Context: an optimization exercise on an open-source flow, tuned for small area. The choices shown serve that exercise and are no tape-out recipe. Function not checked in this run: the RTL went through the layout flow alone. Power is estimated from default activity; no workload was simulated.

## config.mk

```make
export PLATFORM = sky130hd
export DESIGN_NAME = top_module
export DESIGN_NICKNAME = top_module
export VERILOG_FILES = /design/flow/design.v
export SDC_FILE = /design/flow/constraint.sdc
export NUM_CORES = 4
export LEC_CHECK = 0
export CAP_MARGIN = 20
export CORE_MARGIN = 2
export CORE_UTILIZATION = 40
export SLEW_MARGIN = 20
```

## constraint.sdc

```tcl
create_clock -name core_clock -period 10.0 [get_ports {clkr}]
set_input_delay 2.0000 -clock core_clock [delete_from_list [all_inputs] [get_ports {clkr}]]
set_output_delay 2.0000 -clock core_clock [all_outputs]
set_load 0.01 [all_outputs]
```

## design.v

```verilog
`timescale 1ns / 1ps
module top_module(
    input  wire        clkr,
    input  wire        rst,
    input  wire        rxr,
    input  wire [4:0]  btnr,
    output wire        spr,
    output wire [7:0]  hr,
    output wire [7:0]  mr,
    output wire [4:0]  date,
    output wire [4:0]  month,
    output wire [7:0]  year,
    output wire [6:0]  seg,
    output wire [3:0]  an,
    output wire        dp
);
    reg [4:0] btnr_prev;
    reg [4:0] btnr_sync;
    wire btn_time_edge;
    wire btn_date_edge;
    wire btn_stopwatch;
    wire btn_sw_reset;       
    wire btn_sw_startstop;   
    always @(posedge clkr) begin
        if (rst) begin
            btnr_sync <= 5'b0;
            btnr_prev <= 5'b0;
        end else begin
            btnr_sync <= btnr;
            btnr_prev <= btnr_sync;
        end
    end
    assign btn_time_edge = btnr_sync[0] && !btnr_prev[0];
    assign btn_date_edge = btnr_sync[1] && !btnr_prev[1];
    assign btn_stopwatch = btnr_sync[2];   
    assign btn_sw_reset = btnr_sync[3] && !btnr_prev[3];      
    assign btn_sw_startstop = btnr_sync[4] && !btnr_prev[4];  
    reg tx_start;
    reg [7:0] tx_data;
    wire tx_busy;
    wire tx_out;
    uart_tx #(
        .BAUD_RATE(9600),
        .CLOCK_FREQ(153_600)
    ) uart_tx_inst (
        .clk(clkr),
        .rst(rst),
        .tx_start(tx_start),
        .tx_data(tx_data),
        .tx(tx_out),
        .tx_busy(tx_busy)
    );
    assign spr = tx_out;
    reg [1:0] tx_state;
    localparam TX_IDLE = 0, TX_WAIT_BUSY = 1, TX_WAIT_DONE = 2;
    always @(posedge clkr) begin
        if (rst) begin
            tx_state <= TX_IDLE;
            tx_start <= 0;
        end else
        case(tx_state)
            TX_IDLE: begin
                tx_start <= 0;
                if (btn_time_edge) begin
                    tx_data <= 8'd0;
                    tx_start <= 1;
                    tx_state <= TX_WAIT_BUSY;
                end
                else if (btn_date_edge) begin
                    tx_data <= 8'd1;
                    tx_start <= 1;
                    tx_state <= TX_WAIT_BUSY;
                end
            end
            TX_WAIT_BUSY: begin
                tx_start <= 0;
                if (tx_busy) begin
                    tx_state <= TX_WAIT_DONE;
                end
            end
            TX_WAIT_DONE: begin
                if (!tx_busy) begin
                    tx_state <= TX_IDLE;
                end
            end
            default: tx_state <= TX_IDLE;
        endcase
    end
    wire rx_ready;
    wire [7:0] rx_data;
    uart_rx #(
        .BAUD_RATE(9600),
        .CLOCK_FREQ(153_600)
    ) uart_rx_inst (
        .clk(clkr),
        .rst(rst),
        .rx(rxr),
        .rx_ready(rx_ready),
        .rx_data(rx_data)
    );
    reg [2:0] rx_state;
    reg [1:0] byte_count;
    localparam RX_IDLE = 0, RX_TIME = 1, RX_DATE = 2;
    reg [7:0] hr_reg, mr_reg, sec_reg;
    reg [4:0] date_reg, month_reg;
    reg [7:0] year_reg;
    assign hr = hr_reg;
    assign mr = mr_reg;
    assign date = date_reg;
    assign month = month_reg;
    assign year = year_reg;
    reg [9:0] clk_1hz_counter;
    reg clk_1hz_pulse;
    always @(posedge clkr) begin
        if (rst) begin
            clk_1hz_counter <= 0;
            clk_1hz_pulse <= 0;
        end else if (clk_1hz_counter == 1_000 - 1) begin
            clk_1hz_counter <= 0;
            clk_1hz_pulse <= 1;
        end else begin
            clk_1hz_counter <= clk_1hz_counter + 1;
            clk_1hz_pulse <= 0;
        end
    end
    always @(posedge clkr) begin
        if (rst) begin
            rx_state <= RX_IDLE;
            byte_count <= 0;
            hr_reg <= 0;
            mr_reg <= 0;
            sec_reg <= 0;
            date_reg <= 0;
            month_reg <= 0;
            year_reg <= 0;
        end else
        case(rx_state)
            RX_IDLE: begin
                byte_count <= 0;
                if (btn_time_edge) begin
                    rx_state <= RX_TIME;
                end
                else if (btn_date_edge) begin
                    rx_state <= RX_DATE;
                end
                else if (clk_1hz_pulse) begin
                    if (sec_reg == 59) begin
                        sec_reg <= 0;
                        if (mr_reg == 59) begin
                            mr_reg <= 0;
                            if (hr_reg == 23) begin
                                hr_reg <= 0;
                            end else begin
                                hr_reg <= hr_reg + 1;
                            end
                        end else begin
                            mr_reg <= mr_reg + 1;
                        end
                    end else begin
                        sec_reg <= sec_reg + 1;
                    end
                end
            end
            RX_TIME: begin
                if (rx_ready) begin
                    case(byte_count)
                        2'd0: hr_reg <= rx_data;
                        2'd1: mr_reg <= rx_data;
                        2'd2: sec_reg <= rx_data;
                    endcase
                    if (byte_count == 2'd2) begin
                        rx_state <= RX_IDLE;
                    end else begin
                        byte_count <= byte_count + 1;
                    end
                end
            end
            RX_DATE: begin
                if (rx_ready) begin
                    case(byte_count)
                        2'd0: date_reg <= rx_data[4:0];
                        2'd1: month_reg <= rx_data[4:0];
                        2'd2: year_reg <= rx_data;
                    endcase
                    if (byte_count == 2'd2) begin
                        rx_state <= RX_IDLE;
                    end else begin
                        byte_count <= byte_count + 1;
                    end
                end
            end
            default: rx_state <= RX_IDLE;
        endcase
    end
    wire [6:0] seg_sw;
    wire [3:0] an_sw;
    wire dp_sw;
    stopwatch_simple sw_inst (
        .CLK100MHZ(clkr),
        .rst(rst),
        .btn_reset(btn_sw_reset),
        .btn_startstop(btn_sw_startstop),
        .seg(seg_sw),
        .an(an_sw),
        .dp(dp_sw)
    );
    wire [6:0] seg_time;
    wire [3:0] an_time;
    wire dp_time;
    reg display_mode;
    always @(posedge clkr) begin
        if (rst) begin
            display_mode <= 0;
        end else if (btn_time_edge) begin
            display_mode <= 0;   
        end else if (btn_date_edge) begin
            display_mode <= 1;   
        end
    end
    seven_seg_display display_inst (
        .clk(clkr),
        .rst(rst),
        .hr(hr_reg),
        .mr(mr_reg),
        .date(date_reg),
        .month(month_reg),
        .mode(display_mode),
        .seg(seg_time),
        .an(an_time),
        .dp(dp_time)
    );
    assign seg = btn_stopwatch ? seg_sw : seg_time;
    assign an = btn_stopwatch ? an_sw : an_time;
    assign dp = btn_stopwatch ? dp_sw : dp_time;
endmodule
module seven_seg_display(
    input wire clk,
    input wire rst,
    input wire [7:0] hr,
    input wire [7:0] mr,
    input wire [4:0] date,
    input wire [4:0] month,
    input wire mode,   
    output reg [6:0] seg,
    output reg [3:0] an,
    output wire dp
);
    assign dp = 1'b1;   
    wire [3:0] hr_tens = hr / 10;
    wire [3:0] hr_ones = hr % 10;
    wire [3:0] mr_tens = mr / 10;
    wire [3:0] mr_ones = mr % 10;
    wire [3:0] date_tens = date / 10;
    wire [3:0] date_ones = date % 10;
    wire [3:0] month_tens = month / 10;
    wire [3:0] month_ones = month % 10;
    reg [1:0] digit_select;
    reg [5:0] refresh_counter;
    always @(posedge clk) begin
        if (rst) begin
            refresh_counter <= 0;
            digit_select <= 0;
        end else begin
        refresh_counter <= refresh_counter + 1;
        if (refresh_counter == 50) begin
            refresh_counter <= 0;
            digit_select <= digit_select + 1;
        end
        end
    end
    reg [3:0] bcd_digit;
    always @(*) begin
        if (mode == 0) begin
            case(digit_select)
                2'b00: begin an = 4'b1110; bcd_digit = mr_ones; end
                2'b01: begin an = 4'b1101; bcd_digit = mr_tens; end
                2'b10: begin an = 4'b1011; bcd_digit = hr_ones; end
                2'b11: begin an = 4'b0111; bcd_digit = hr_tens; end
            endcase
        end else begin
            case(digit_select)
                2'b00: begin an = 4'b1110; bcd_digit = month_ones; end
                2'b01: begin an = 4'b1101; bcd_digit = month_tens; end
                2'b10: begin an = 4'b1011; bcd_digit = date_ones; end
                2'b11: begin an = 4'b0111; bcd_digit = date_tens; end
            endcase
        end
    end
    always @(*) begin
        case(bcd_digit)
            4'd0: seg = 7'b1000000;
            4'd1: seg = 7'b1111001;
            4'd2: seg = 7'b0100100;
            4'd3: seg = 7'b0110000;
            4'd4: seg = 7'b0011001;
            4'd5: seg = 7'b0010010;
            4'd6: seg = 7'b0000010;
            4'd7: seg = 7'b1111000;
            4'd8: seg = 7'b0000000;
            4'd9: seg = 7'b0010000;
            default: seg = 7'b1111111;
        endcase
    end
endmodule
module uart_tx #(
    parameter BAUD_RATE = 9600,
    parameter CLOCK_FREQ = 100_000_000
)(
    input wire clk,
    input wire rst,
    input wire tx_start,
    input wire [7:0] tx_data,
    output reg tx,
    output reg tx_busy
);
    localparam integer CLK_PER_BIT = CLOCK_FREQ / BAUD_RATE;
    reg [3:0] clk_count;
    reg [3:0] bit_index;
    reg [7:0] tx_data_reg;
    reg [2:0] state;
    localparam IDLE = 3'd0;
    localparam START_BIT = 3'd1;
    localparam DATA_BITS = 3'd2;
    localparam STOP_BIT = 3'd3;
    always @(posedge clk) begin
        if (rst) begin
            tx <= 1'b1;
            tx_busy <= 1'b0;
            state <= IDLE;
            clk_count <= 0;
            bit_index <= 0;
        end else
        case(state)
            IDLE: begin
                tx <= 1'b1;
                clk_count <= 0;
                bit_index <= 0;
                tx_busy <= 1'b0;
                if (tx_start) begin
                    tx_data_reg <= tx_data;
                    tx_busy <= 1'b1;
                    state <= START_BIT;
                end
            end
            START_BIT: begin
                tx <= 1'b0;
                if (clk_count < CLK_PER_BIT - 1) begin
                    clk_count <= clk_count + 1;
                end else begin
                    clk_count <= 0;
                    state <= DATA_BITS;
                end
            end
            DATA_BITS: begin
                tx <= tx_data_reg[bit_index];
                if (clk_count < CLK_PER_BIT - 1) begin
                    clk_count <= clk_count + 1;
                end else begin
                    clk_count <= 0;
                    if (bit_index < 7) begin
                        bit_index <= bit_index + 1;
                    end else begin
                        bit_index <= 0;
                        state <= STOP_BIT;
                    end
                end
            end
            STOP_BIT: begin
                tx <= 1'b1;
                if (clk_count < CLK_PER_BIT - 1) begin
                    clk_count <= clk_count + 1;
                end else begin
                    clk_count <= 0;
                    state <= IDLE;
                end
            end
            default: state <= IDLE;
        endcase
    end
endmodule
module uart_rx #(
    parameter BAUD_RATE = 9600,
    parameter CLOCK_FREQ = 100_000_000
)(
    input wire clk,
    input wire rst,
    input wire rx,
    output reg rx_ready,
    output reg [7:0] rx_data
);
    localparam integer CLK_PER_BIT = CLOCK_FREQ / BAUD_RATE;
    reg [3:0] clk_count;
    reg [3:0] bit_index;
    reg [7:0] rx_data_reg;
    reg [2:0] state;
    reg rx_sync, rx_prev;
    localparam IDLE = 3'd0;
    localparam START_BIT = 3'd1;
    localparam DATA_BITS = 3'd2;
    localparam STOP_BIT = 3'd3;
    always @(posedge clk) begin
        if (rst) begin
            rx_sync <= 1'b1;
            rx_prev <= 1'b1;
        end else begin
            rx_sync <= rx;
            rx_prev <= rx_sync;
        end
    end
    always @(posedge clk) begin
        rx_ready <= 1'b0;
        if (rst) begin
            rx_data <= 8'd0;
            state <= IDLE;
            clk_count <= 0;
            bit_index <= 0;
        end else
        case(state)
            IDLE: begin
                clk_count <= 0;
                bit_index <= 0;
                if (rx_prev == 1'b1 && rx_sync == 1'b0) begin
                    state <= START_BIT;
                end
            end
            START_BIT: begin
                if (clk_count < (CLK_PER_BIT / 2) - 1) begin
                    clk_count <= clk_count + 1;
                end else begin
                    clk_count <= 0;
                    if (rx_sync == 1'b0) begin
                        state <= DATA_BITS;
                    end else begin
                        state <= IDLE;
                    end
                end
            end
            DATA_BITS: begin
                if (clk_count < CLK_PER_BIT - 1) begin
                    clk_count <= clk_count + 1;
                end else begin
                    clk_count <= 0;
                    rx_data_reg[bit_index] <= rx_sync;
                    if (bit_index < 7) begin
                        bit_index <= bit_index + 1;
                    end else begin
                        bit_index <= 0;
                        state <= STOP_BIT;
                    end
                end
            end
            STOP_BIT: begin
                if (clk_count < CLK_PER_BIT - 1) begin
                    clk_count <= clk_count + 1;
                end else begin
                    clk_count <= 0;
                    rx_ready <= 1'b1;
                    rx_data <= rx_data_reg;
                    state <= IDLE;
                end
            end
            default: state <= IDLE;
        endcase
    end
endmodule
module stopwatch_simple(
    input  wire CLK100MHZ,
    input  wire rst,
    input  wire btn_reset,       
    input  wire btn_startstop,   
    output reg  [6:0] seg,
    output reg  [3:0] an,
    output wire dp
);
    assign dp = 1'b1;   
    reg running;
    always @(posedge CLK100MHZ) begin
        if (rst || btn_reset) begin
            running <= 0;   
        end else if (btn_startstop) begin
            running <= ~running;   
        end
    end
    reg [6:0] cnt;
    reg tick_10hz;
    always @(posedge CLK100MHZ) begin
        if (rst) begin
            cnt <= 0;
            tick_10hz <= 0;
        end else if (cnt == 100 - 1) begin   
            cnt <= 0;
            tick_10hz <= 1;
        end else begin
            cnt <= cnt + 1;
            tick_10hz <= 0;
        end
    end
    reg [5:0] seconds;   
    reg [5:0] minutes;   
    reg [3:0] centisec;  
    always @(posedge CLK100MHZ) begin
        if (rst || btn_reset) begin
            seconds <= 0;
            minutes <= 0;
            centisec <= 0;
        end else if (running && tick_10hz) begin
            if (centisec == 9) begin
                centisec <= 0;
                if (seconds == 59) begin
                    seconds <= 0;
                    if (minutes == 59) begin
                        minutes <= 0;
                    end else begin
                        minutes <= minutes + 1;
                    end
                end else begin
                    seconds <= seconds + 1;
                end
            end else begin
                centisec <= centisec + 1;
            end
        end
    end
    wire [3:0] s1 = seconds % 10;
    wire [3:0] s10 = seconds / 10;
    wire [3:0] m1 = minutes % 10;
    wire [3:0] m10 = minutes / 10;
    reg [1:0] sel;
    reg [5:0] refresh_cnt;
    always @(posedge CLK100MHZ) begin
        if (rst) begin
            refresh_cnt <= 0;
            sel <= 0;
        end else begin
        refresh_cnt <= refresh_cnt + 1;
        if (refresh_cnt == 50) begin
            refresh_cnt <= 0;
            sel <= sel + 1;
        end
        end
    end
    reg [3:0] digit;
    always @(*) begin
        case(sel)
            2'b00: begin an = 4'b1110; digit = s1; end    
            2'b01: begin an = 4'b1101; digit = s10; end   
            2'b10: begin an = 4'b1011; digit = m1; end    
            2'b11: begin an = 4'b0111; digit = m10; end   
        endcase
    end
    always @(*) begin
        case(digit)
            4'd0: seg = 7'b1000000;
            4'd1: seg = 7'b1111001;
            4'd2: seg = 7'b0100100;
            4'd3: seg = 7'b0110000;
            4'd4: seg = 7'b0011001;
            4'd5: seg = 7'b0010010;
            4'd6: seg = 7'b0000010;
            4'd7: seg = 7'b1111000;
            4'd8: seg = 7'b0000000;
            4'd9: seg = 7'b0010000;
            default: seg = 7'b1111111;
        endcase
    end
endmodule
```

## run.sh

```bash
#!/bin/bash
# synth_recipe.tcl (not shown) runs the flow's synth.tcl, then flattens the netlist and writes it again
# the make line also repeats each setting of config.mk as NAME=value (left out here)
make -C /OpenROAD-flow-scripts/flow DESIGN_CONFIG=/design/flow/config.mk WORK_HOME=/design/flow/orfs CLKGATE_MAP_FILE= SYNTH_SCRIPT=/design/flow/synth_recipe.tcl finish
```

==> results.py <==
metrics = {
    "power_and_ir_drop": {
        "seqPwrFrac": 0.448,
        "peakVddDrop_mv": 0.124,
        "p_leak_uw": 0.00429,
        "power_frac_comb": 0.121,
    },
    "min_path": {
        "hold_class": "flip-flop to flip-flop",
    },
    "synthesis": {
        "yosysUniqueCellTypes": 89,
        "synthTopCellsByArea": "dfxtp_1, ha_1, mux2i_1, nor2_1, o21ai_0",
        "netlist_area_mm2": 0.00976,
        "synth_edf_count": 10,
        "ys_seq_elements": 154,
        "seq_area_frac_synth": 0.326,
        "synth_top_area_share": 0.295,
        "yosys_warnings": 5,
        "synthTopCellsByCount": "nor2_1, dfxtp_1, nand2_1, mux2i_1, ha_1",
        "yosysTopAreaCell": "dfxtp_1",
        "synth-async-reset-ratio": 0,
        "synth-main-ff-cell": "dfxtp_1",
        "yosysMostFrequentCell": "nor2_1",
        "synth_nets": 1230,
    },
    "global_route": {
        "use_met2": 0.286,
        "antenna_found_initial": 0,
        "grtUsageMet1": 0.224,
        "grt_pass1_wl_mm": 37.1,
        "grt_max_degree": 92,
        "grt_usage": 0.172,
        "grt.overflow.total": 0,
        "grt_pass1_vias": 7644,
    },
    "placed_design": {
        "post_dp_cell_area_mm2": 0.0105,
        "hpwl_mm": 15.8,
        "gp_congestion": 0.847,
    },
    "timing": {
        "period_minus_slack_ns": 7.79,
        "tightest_slew_ns": 1.01,
        "fin_setup_tns_ns": 0,
        "slew_headroom": 0.328,
        "slew_viol_final": 0,
        "hold_viol": 0,
        "whs_ns": 0.436,
        "skew_ns": 0.0118,
        "fin_crit_sh": 0.779,
        "rsz0062_at_grt": "no",
    },
    "floorplanning": {
        "die_w_um": 160,
        "die-height_um": 160,
        "core_area_mm2": 0.0241,
        "die_area_mm2": 0.0257,
    },
    "cells_and_area": {
        "diodes": 0,
        "fin_nets": 1269,
        "multi_input_area_mm2": 0.00611,
        "fillers": 2428,
        "drive_gt1_frac": 0.0796,
        "seqCellArea_mm2": 0.00318,
    },
    "flow_run": {
        "maxCapViolCount": 0,
    },
    "clock_network": {
        "numCtsBuffers": 17,
        "clock-sinks": 154,
        "worstSkewPairLatency_ns": 0.43,
        "path_clk_slew_ns": 0.06,
        "post_cts_buffers": 0,
        "hold_buffers": 0,
        "cts_tree": "yes",
    },
    "setup_path": {
        "cp_max_fo": 22,
        "cp.arrival_ns": 5.79,
        "critPathKind": "flip-flop to primary output",
        "critPathLaunchType": "flip-flop",
        "cp.required_ns": 8.00,
    },
    "route": {
        "vias_per_cell": 5.46,
        "first_iter_violations": 693,
        "drt-pass1-iter-count": 6,
        "drcViolationCount": 0,
    },
    "status": {
        "status": "complete, no violations",
    },
}
[layer usage]
metal,share of wire,vias to the layer above
met1,0.47,3909
met5,0,-
li1,-,4247
met3,0.044,34
met4,0.021,0
met2,0.46,171
[power by group through the flow]
stage	clock network (µW)	logic [µW]	registers, µW
4_1_cts	656	180	663
3_5_place_dp	0	178	677
5_1_grt	677	201	666
3_3_place_gp	0	177	676
2_1_floorplan	0	132	672
6_report	637	179	663
[path summary, 6_finish.rpt]
kind                                            to  depth (start not counted)                                 startpoint
max                                         seg[4]                         23  display_inst.digit_select[0]$_SDFFE_PP0P_
min          uart_tx_inst.tx_data_reg[0]$_DFFE_PP_                          0                      tx_data$_SDFFCE_PP0P_
max reg2reg        sw_inst.minutes[5]$_SDFFE_PP0P_                          7               sw_inst.running$_SDFFE_PP0P_
min reg2reg  uart_tx_inst.tx_data_reg[0]$_DFFE_PP_                          0                      tx_data$_SDFFCE_PP0P_
[placed cells by master, fill, tap and decap left out, types with 34 or more instances in the layout]
master           count
o21ai_0             63
inv_1               53
nand2_1             79
ha_1                68
nor3_1              34
nand3_1             39
clkdlybuf4s50_1     52
dfxtp_1            144
mux2i_1             71
nor2_1             165
a21oi_1             62
[through the flow]
step	instances	util	worst slack (ns)
final	1530	0.459	2.21
after global routing	1530	0.459	1.67
after CTS	1529	0.459	2.18
after detailed placement	1497	0.435	2.64
after global placement	1497	0.434	2.78
after floorplan	1154	-	3.57
[cell families after synthesis]
family                     after synthesis  share of synthesized area
buffers and inverters                   95                     0.0488
xor gates and xnor gates                42                     0.0377
other                                    1                   0.000384
and+or+nand+nor                        434                      0.213
AOI/OAI and AO/OA                      261                      0.180
muxes                                   98                      0.106
adders and majority gates               69                     0.0882
DFF                                    154                      0.326
[final cells by class]
cell class                      instances  area share
Multi-Input combinational cell        905       0.552
Sequential cell                       154       0.288
Timing Repair Buffer                   60      0.0523
Clock buffer                           18      0.0388
Tap cell                              324      0.0367
Inverter                               55      0.0187
Clock inverter                         14      0.0136
[critical path, cell delays in order, from the launching register on]
cell	delay [ns]
dfxtp_1	0.37
inv_1	0.14
ha_1	0.15
buf_4	0.30
mux2i_1	0.46
inv_1	0.09
ha_1	0.22
o21ai_0	0.21
xnor2_1	0.14
ha_1	0.23
a311oi_1	0.27
o21ai_0	0.14
a221oi_1	0.48
xnor2_1	0.18
a21oi_1	0.09
a21oi_1	0.28
inv_1	0.11
a21oi_2	0.19
ha_1	0.24
nand4_1	0.09
o21ai_0	0.19
nor4_1	0.08
o31a_1	0.24
clkdlybuf4s50_1	0.47
Fig. 1: static IR drop
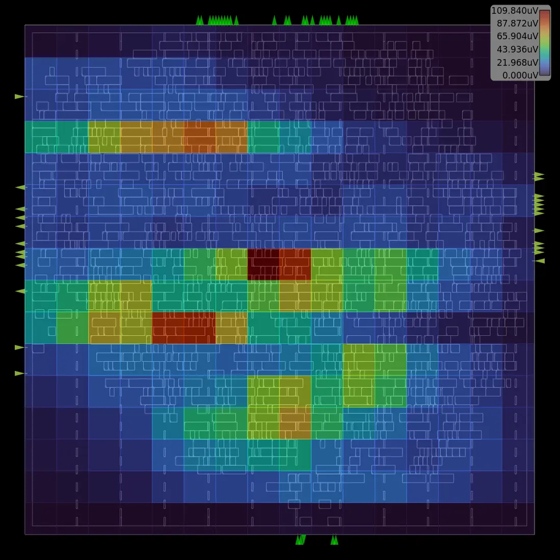
P per Cell Area: 134 mW/mm²
Pwr Total: 1480 µW
Switch Pwr: 407 µW
Internal Pwr Total: 1070 µW

Fig. 2: placed cells, one colour a class
Drawn at 3 px/µm.
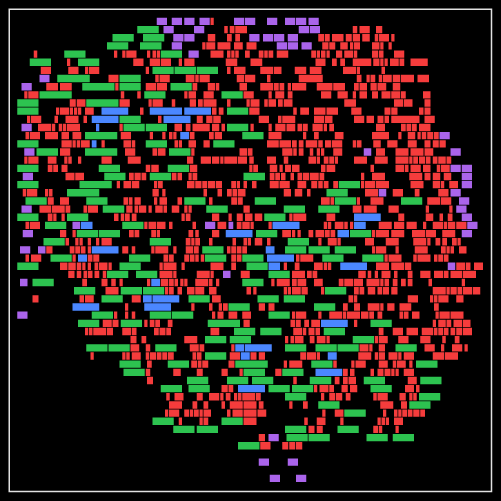
- purple: remaining buffers and delay cells (cells 60; share of their area 5.4%)
- red: combinational and other logic (cells 960; share of their area 59%)
- green: sequential cells (cells 154; share of their area 30%)
- blue: clock drivers and dummy loads (cells 32; share of their area 5.4%)

[re-timing with driven ports]
The results above use ideal ports. As a check the final layout listed here was re-extracted and re-timed, cells and wires unchanged.
Step 1 (the two cells are an assumption about what drives the block):
set clk [get_ports {clkr}]
set_driving_cell -lib_cell sky130_fd_sc_hd__clkbuf_16 $clk
set_driving_cell -lib_cell sky130_fd_sc_hd__buf_2 [delete_from_list [all_inputs] $clk]
Step 2 also shifts input and output timing later by t, the mid clock arrival at the registers, as if the neighbouring blocks saw the same clock.
Three values: ideal, step 1, step 2; two values: the first two.
t, ns: 0.468
setup WS [ns]: 2.215 / 2.168 / 2.636
pins driven straight from the clock port: 1
After both steps this run still meets setup and hold. The setup slack of this run moves by -0.047 ns with the drivers and by +0.421 ns with both steps.
